Background: an optimization exercise with open tools, aiming at small area, a short achievable clock period and few clock cycles. Do not read the settings as production practice.
The RTL was checked by simulation tests, not by an equivalence proof against the original design.

Figure 1. Close-up of the layout.
Window x 240 to 270, y 751 to 781 um. Cells in gray, sequential cells in the stronger gray; small squares are vias.
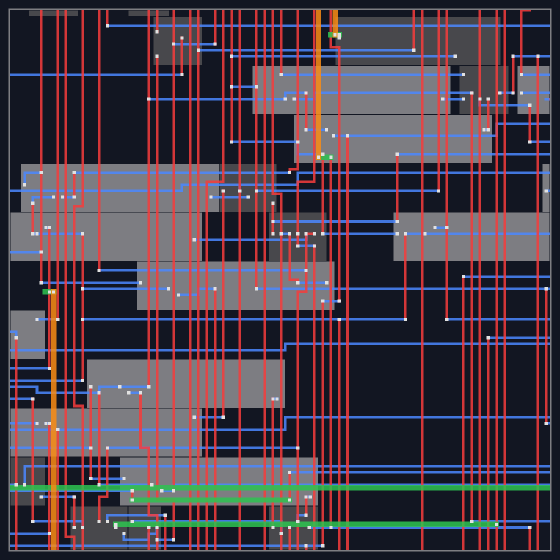
Figure 2. Wiring heat map.
26 x 26 tiles, from black (low) to pale yellow (high), scaled to the fullest tile. Values are wire area over tile area, all layers added.
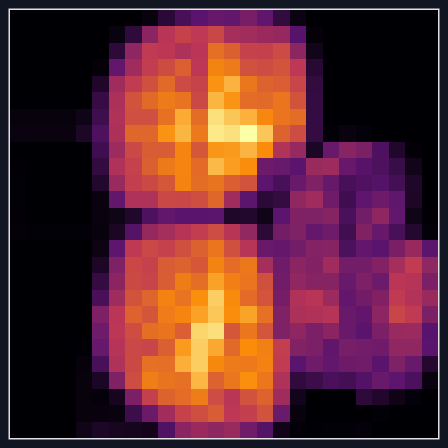
==> flow/design.v <==
module vec_mul_pipe_core_32 (
	input logic clock,
	input logic resetn, 
	input logic start, 					 
	input logic [31:0] length,			 
	input logic [31:0] vecA_baseAddr,	 
	input logic [31:0] vecB_baseAddr, 	 
	output logic busy, 					 
	output logic [63:0] result, 		 
	output logic [31:0] avm_address, 	 
	output logic  avm_read, 				 
	input logic [31:0] avm_readdata,		 
	input logic avm_readdatavalid, 		 
	input logic avm_waitrequest, 		 
	output logic [3:0] avm_bytenable, 	 
	output logic [7:0] avm_burstcount	 
);
	localparam FIFO_DEPTH = 64; 
	logic [31:0] FIFO_A [0:FIFO_DEPTH-1]; 						 
	logic [31:0] FIFO_B [0:FIFO_DEPTH-1]; 						 
	logic [$clog2(FIFO_DEPTH):0] FIFO_A_count, FIFO_B_count;	 
	logic [$clog2(FIFO_DEPTH)-1:0] write_A_ptr, write_B_ptr, read_A_ptr, read_B_ptr;	 
	typedef enum logic [1:0] {IDLE, RUN, DONE} state_t; 
	state_t state; 
	logic [31:0] read_req_index; 		 
	logic [31:0] calculation_index; 	 
	logic [31:0] vec_length; 			 
	logic [63:0] accum; 				 
	logic readReq_b; 					 
	logic dataRecv_b; 					 
	logic signed [63:0] product; 		 
	assign product = $signed(FIFO_A[read_A_ptr]) * $signed(FIFO_B[read_B_ptr]); 
	assign busy = (state != IDLE); 		 
	assign result = accum; 				 
	assign avm_burstcount = 8'b1; 		 
	assign avm_bytenable = 4'b1111; 		 
	always_comb begin 
		avm_address = 0; 
		avm_read = 0; 
		if (state == RUN && read_req_index < vec_length) begin 
			if(FIFO_A_count < (FIFO_DEPTH-2) && FIFO_B_count < (FIFO_DEPTH-2)) begin 
				avm_read = 1'b1; 	 
				if(!readReq_b)
					avm_address = vecA_baseAddr + (read_req_index << 2);  
				else 
					avm_address = vecB_baseAddr + (read_req_index << 2);  
			end
		end
	end 
	always_ff @(posedge clock or negedge resetn) begin 
		if(!resetn) begin 
			state <= IDLE; 
			read_req_index <= 0; 
			calculation_index <= 0; 
			vec_length <= 0; 
			accum <= 0; 
			readReq_b <= 0; 
			dataRecv_b <= 0; 
			write_A_ptr <=0; 
			write_B_ptr <= 0; 
			read_A_ptr <= 0; 
			read_B_ptr <= 0; 
			FIFO_A_count <= 0; 
			FIFO_B_count <= 0; 
		end 
		else begin 
			case(state) 
				IDLE: begin 
					if (start) begin 
						state <= RUN;			 
						vec_length <= length; 	 
						read_req_index <= 0; 
						calculation_index <= 0; 
						accum <= 0;
						readReq_b <= 0; 
						dataRecv_b <= 0; 
						write_A_ptr <=0; 
						write_B_ptr <= 0; 
						read_A_ptr <= 0; 
						read_B_ptr <= 0; 
						FIFO_A_count <= 0; 
						FIFO_B_count <= 0; 
					end 
				end
				RUN: begin 
					if (avm_read && !avm_waitrequest) begin 
						if (readReq_b) begin 
							read_req_index <= read_req_index + 1;
						end 
						readReq_b <= ~readReq_b; 
					end 
					if (calculation_index == vec_length) begin
						state <= DONE; 
					end 
				end 
				DONE: begin 
					state <= IDLE; 	 
				end 
			endcase 
			if (avm_readdatavalid) begin 
				if(!dataRecv_b) begin 
					FIFO_A[write_A_ptr] <= avm_readdata;		 
					write_A_ptr <= write_A_ptr + 1; 			 
					FIFO_A_count <= FIFO_A_count + 1; 			 
				end
				else begin 
					FIFO_B[write_B_ptr] <= avm_readdata;		 
					write_B_ptr <= write_B_ptr + 1; 			 
					FIFO_B_count <= FIFO_B_count + 1; 			 
				end 
				dataRecv_b <= ~dataRecv_b;
			end 
			if (state == RUN && (FIFO_A_count > 0) && (FIFO_B_count > 0)) begin 
				accum <= accum + product; 
				read_A_ptr <= read_A_ptr+1; 
				read_B_ptr <= read_B_ptr+1; 
				calculation_index <= calculation_index+1; 
				if(avm_readdatavalid && !dataRecv_b) begin 
					FIFO_A_count <= FIFO_A_count; 	 
				end 
				else begin 
					FIFO_A_count <= FIFO_A_count-1;  
				end 
				if (avm_readdatavalid && dataRecv_b) begin 
					FIFO_B_count <= FIFO_B_count;  
				end 
				else begin 
					FIFO_B_count <= FIFO_B_count-1;  
				end 
			end 
		end
	end 
endmodule 
module vec_mul_avalon_interface_32(
	input logic clock, 
	input logic resetn, 
	input logic read, 				 
	input logic write, 				 
	input logic chipselect, 		 
	input logic [2:0] address, 		 
	input logic [31:0] writedata, 	 
	output logic [31:0] readdata, 	 
	output logic [31:0] avm_address, 		 
	output logic avm_read, 					 
	input logic [31:0] avm_readdata, 		 
	input logic avm_readdatavalid, 			 
	input logic avm_waitrequest, 			 
	output logic [3:0] avm_bytenable, 		 
	output logic [7:0] avm_burstcount		 
); 
	logic [31:0] vec_length; 		 
	logic [31:0] vecA_baseAddr;		 
	logic [31:0] vecB_baseAddr; 	 
	logic [31:0] RES_LO; 			 
	logic [31:0] RES_HI;			 
	logic dot_start; 
	logic dot_busy; 
	logic dot_busy_prev; 
	logic [63:0] dot_result;
	assign dot_start = chipselect & write & (address == 3'd0);  
	vec_mul_pipe_core_32 coreComp (
		.clock(clock),
		.resetn(resetn), 
		.start(dot_start), 					 
		.length(vec_length),			 
		.vecA_baseAddr(vecA_baseAddr),	 
		.vecB_baseAddr(vecB_baseAddr), 	 
		.busy(dot_busy), 					 
		.result(dot_result), 		 
		.avm_address(avm_address), 	 
		.avm_read(avm_read), 				 
		.avm_readdata(avm_readdata),		 
		.avm_readdatavalid(avm_readdatavalid), 		 
		.avm_waitrequest(avm_waitrequest), 		 
		.avm_bytenable(avm_bytenable), 	 
		.avm_burstcount(avm_burstcount)	 
	);
	always_ff @(posedge clock or negedge resetn) begin 
		if(!resetn) begin 
			vec_length <= 32'b0; 
			vecA_baseAddr <= 32'b0; 
			vecB_baseAddr <= 32'b0;
			RES_LO <= 32'b0; 
			RES_HI <= 32'b0; 
			dot_busy_prev <= 1'b0; 
		end 
		else begin 
			if (chipselect & write) begin 
				case(address) 
					3'd1:  vec_length <= writedata; 		 
					3'd2:  vecA_baseAddr <= writedata;  	 
					3'd3:  vecB_baseAddr <= writedata; 		 
					default: ; 
				endcase 
			end 
			dot_busy_prev <= dot_busy; 
			if(dot_busy_prev && !dot_busy) begin 
				RES_LO <= dot_result[31:0]; 
				RES_HI <= dot_result[63:32]; 
			end 
		end
	end
	always_comb begin 
		readdata = 32'b0; 
		if(chipselect & read) begin 
			case(address) 
				3'd0: readdata = {31'b0, dot_busy};  
				3'd1: readdata = vec_length; 		 
				3'd2: readdata = vecA_baseAddr; 	 
				3'd3: readdata = vecB_baseAddr;		 
				3'd4: readdata = RES_LO; 			 
				3'd5: readdata = RES_HI; 			 
				default: readdata = 32'b0; 
			endcase
		end 
	end 
endmodule 
==> flow/run.sh <==
#!/bin/bash
# synth_recipe.tcl (not shown) runs the flow's synth.tcl, then flattens the netlist and writes it again
# the make line also repeats each setting of config.mk as NAME=value (left out here)
make -C /OpenROAD-flow-scripts/flow DESIGN_CONFIG=/design/flow/config.mk WORK_HOME=/design/flow/orfs CLKGATE_MAP_FILE= SYNTH_SCRIPT=/design/flow/synth_recipe.tcl finish
==> flow/config.mk <==
export PLATFORM = sky130hd
export DESIGN_NAME = vec_mul_avalon_interface_32
export DESIGN_NICKNAME = vec_mul_avalon_interface_32
export VERILOG_FILES = /design/flow/design.v
export SDC_FILE = /design/flow/constraint.sdc
export NUM_CORES = 4
export LEC_CHECK = 0
export CAP_MARGIN = 20
export CORE_MARGIN = 2
export CORE_UTILIZATION = 20
export PLACE_DENSITY = 0.35
export SLEW_MARGIN = 20
==> flow/constraint.sdc <==
create_clock -name core_clock -period 13.0 [get_ports {clock}]
set_input_delay 2.6000 -clock core_clock [delete_from_list [all_inputs] [get_ports {clock}]]
set_output_delay 2.6000 -clock core_clock [all_outputs]
set_load 0.01 [all_outputs]
==> reports/metrics.yaml <==
status: "finished clean"
synthTopCellsByArea: "edfxtp_1, fa_1, dfrtp_1"
holdPathStages: 2
nWellTaps: 13687
grt_max_degree: 106
die-area_um2: 1040000
holdBufCountCts: 0
io_buffers: 138
multi_input_area_share_pct: 28.0
n_all_buffers: 955
hold_start: "coreComp.accum[25]$_DFFE_PN0P_"
slowest_delay_ps: 810
clkLatencyLatePin_ps: 1140
cts_tree: "done"
grt_antenna_before_repair: 114
min_to: "coreComp.accum[25]$_DFFE_PN0P_"
largest_cell_class: "registers"
reg2reg_depth: 37
seq_area_frac_synth_pct: 63.8
path_class: "register to register"
synth_cell_type_count: 77
routabilityCongestion: 0.818
grt-ovfl-total: 0
cp_slowest_cell: "nor3_1"
drt_iter0_drc: 17951
vias: 136361
grtUsageTotal_pct: 19.4
r2r_end: "coreComp.accum[55]$_DFFE_PN0P_"
synthesis.area_um2: 207000
multiInputGateArea_um2: 69400
io_pins: 151
synthArstFlopShare_pct: 8.14
seqCellArea_um2: 132000
fp-row-count: 373
drive_gt1_share_pct: 14.2
bufAreaShareNonClock_pct: 3.47
final-setup-viol-count: 0
critPathMostFrequentCell: "fa_1"
synth_cells: 13944
numClockSinks: 4459
synth-edff-count: 4096
fill_cells: 107303
max_freq_ghz: 0.0793
dp_slack_ps: 554
r2r_start: "coreComp.read_A_ptr[5]$_DFFE_PN0P_"
setup_ws_ps: 395
synth_most_common_cell: "edfxtp_1"
seq_share_pct: 53.4
vias_per_cell: 4.74
cp_max_fo: 17
ys_seq_elements: 4459
finalNetCount: 16227
crit_end: "coreComp.accum[55]$_DFFE_PN0P_"
final_cell_area_um2: 248000
clk_share_pct: 6.06
yosysWarningCount: 4
critPathArrivalTime_ps: 13510
nClkBuffers: 637
crit_required_ps: 13900
cap_violations: 0
wl_mm: 1050
cp-end-kind: "register"
period_share_pct: 97.0
startpoint_type: "register"
cts_buffers: 499
worst_pin_slew_ps: 1290
stdcell_count: 28738
seq_cells: 4459
drc_errors: 0
ctsLongestPathBuffers: 5
avgSynthCellArea_um2: 14.8
fin_skew_ps: 173
diodes: 33
timing.slew.headroom_pct: 13.0
utilization_pct: 24.0
synth.top_cells.by_count: "edfxtp_1, inv_1, fa_1, nor2_1, a22oi_1"
Testbench counts, summed over its fixed seeds: cycles 50,380.
-- Figure 1 (at the start) --
- M1: blue
- M2: red
- M4: orange
- M3: green
- netlist names of flops here include: `coreComp.FIFO_B` (9)
- most frequent: edfxtp_1 (9)
- cells with their middle in the window: 18
- sequential cells in the window: 9

-- Figure 2 (at the start) --
- emptiest ninth of the die: north-east
- tiles over half the peak: 28%
- fullest tile: 0.54

layer usage:
layer / global-route usage (%) / wire length, um / vias to the layer above
li1: - / - / 53335
met1: 27.0 / 457000 / 75426
met2: 31.6 / 486000 / 6365
met3: 2.66 / 71300 / 1219
met4: 5.23 / 31700 / 16
met5: 0 / 103 / -
kinds of logic (layout without fill, tap and decap cells):
group                      Yosys count  count (layout)  share of synthesized area [%]
other                                2              45                        0.00363
adders and majority gates         1516            1516                           13.6
DFF                               4459            4459                           63.8
xor gates and xnor gates           165             165                          0.698
muxes                              274             274                           1.43
AOI/OAI and AO/OA                 2640            2640                           9.90
and+or+nand+nor                   2713            2713                           6.55
buffers and inverters             2175            3239                           4.04
placed cells by master (no fill, tap or decap), drive strengths merged, types with 28 or more instances in the layout:
cell	n
a211oi	42
a21o	59
a21oi	158
a221oi	577
a222oi	61
a22o	547
a22oi	821
and3	29
buf	853
clkbuf	637
clkdlybuf4s50	102
clkinv	197
dfrtp	363
diode	33
edfxtp	4096
fa	1212
ha	304
inv	1415
mux2	170
mux2i	104
nand2	313
nand2b	30
nand3	269
nand4	319
nor2	897
nor2b	56
nor3	121
nor4	61
o21ai	232
o31ai	28
or2	546
xnor2	102
xor2	63
sequential cells by signal (all words and copies together) (netlist names):
register                    flops
coreComp.FIFO_A              2048
RES_HI                         32
coreComp.calculation_index     32
coreComp.write_B_ptr            6
vecA_baseAddr                  32
coreComp.FIFO_B_count           7
vecB_baseAddr                  32
coreComp.vec_length            32
coreComp.write_A_ptr            6
coreComp.state                  2
coreComp.readReq_b              1
coreComp.dataRecv_b             1
coreComp.read_req_index        32
RES_LO                         32
coreComp.FIFO_B              2048
coreComp.accum                 64
dot_busy_prev                   1
coreComp.read_A_ptr             6
coreComp.FIFO_A_count           7
coreComp.read_B_ptr             6
vec_length                     32
what timing repair did:
item | 4_1_cts | 5_1_grt
setup endpoints to repair | 0 | 2
buffers inserted | 0 | 2
gates resized for setup | 0 | 1
critical path: cells and delay by family, from the launching register on:
family / cells / cell delay (ps)
flip-flops: 1 / 680
buffers and inverters: 10 / 1820
AND/OR/NAND/NOR: 6 / 2240
multiplexers: 1 / 650
AO/OA/AOI/OAI: 10 / 2240
adder cells (fa/ha/maj): 9 / 4560
XOR/XNOR: 1 / 150

-- separate check: timing with driven ports --
The results above use ideal ports. As a check the final layout listed here was re-extracted and re-timed, cells and wires unchanged.
Step 1 sets driving cells, clkbuf_16 on the clock port and buf_2 on the other inputs (assumed; they add their load-dependent delay and slew).
Step 2 times the ports against the registers' clock, not the clock port: input delays grow and output delays shrink by t, the midpoint of the rising clock arrivals with the driver on.
a / b / c = ideal ports / drivers / drivers and shift; a / b = the first two.
t, ns: 1.216
slack for setup (ns): 0.395 / 0.395 / 0.395
worst register clock-pin slew, ns: 0.07 / 0.07
cell pins on the clock port's net: 1
After both steps this run still meets setup and hold. The setup slack of this run moves by 0.000 ns with the drivers and by 0.000 ns with both steps.
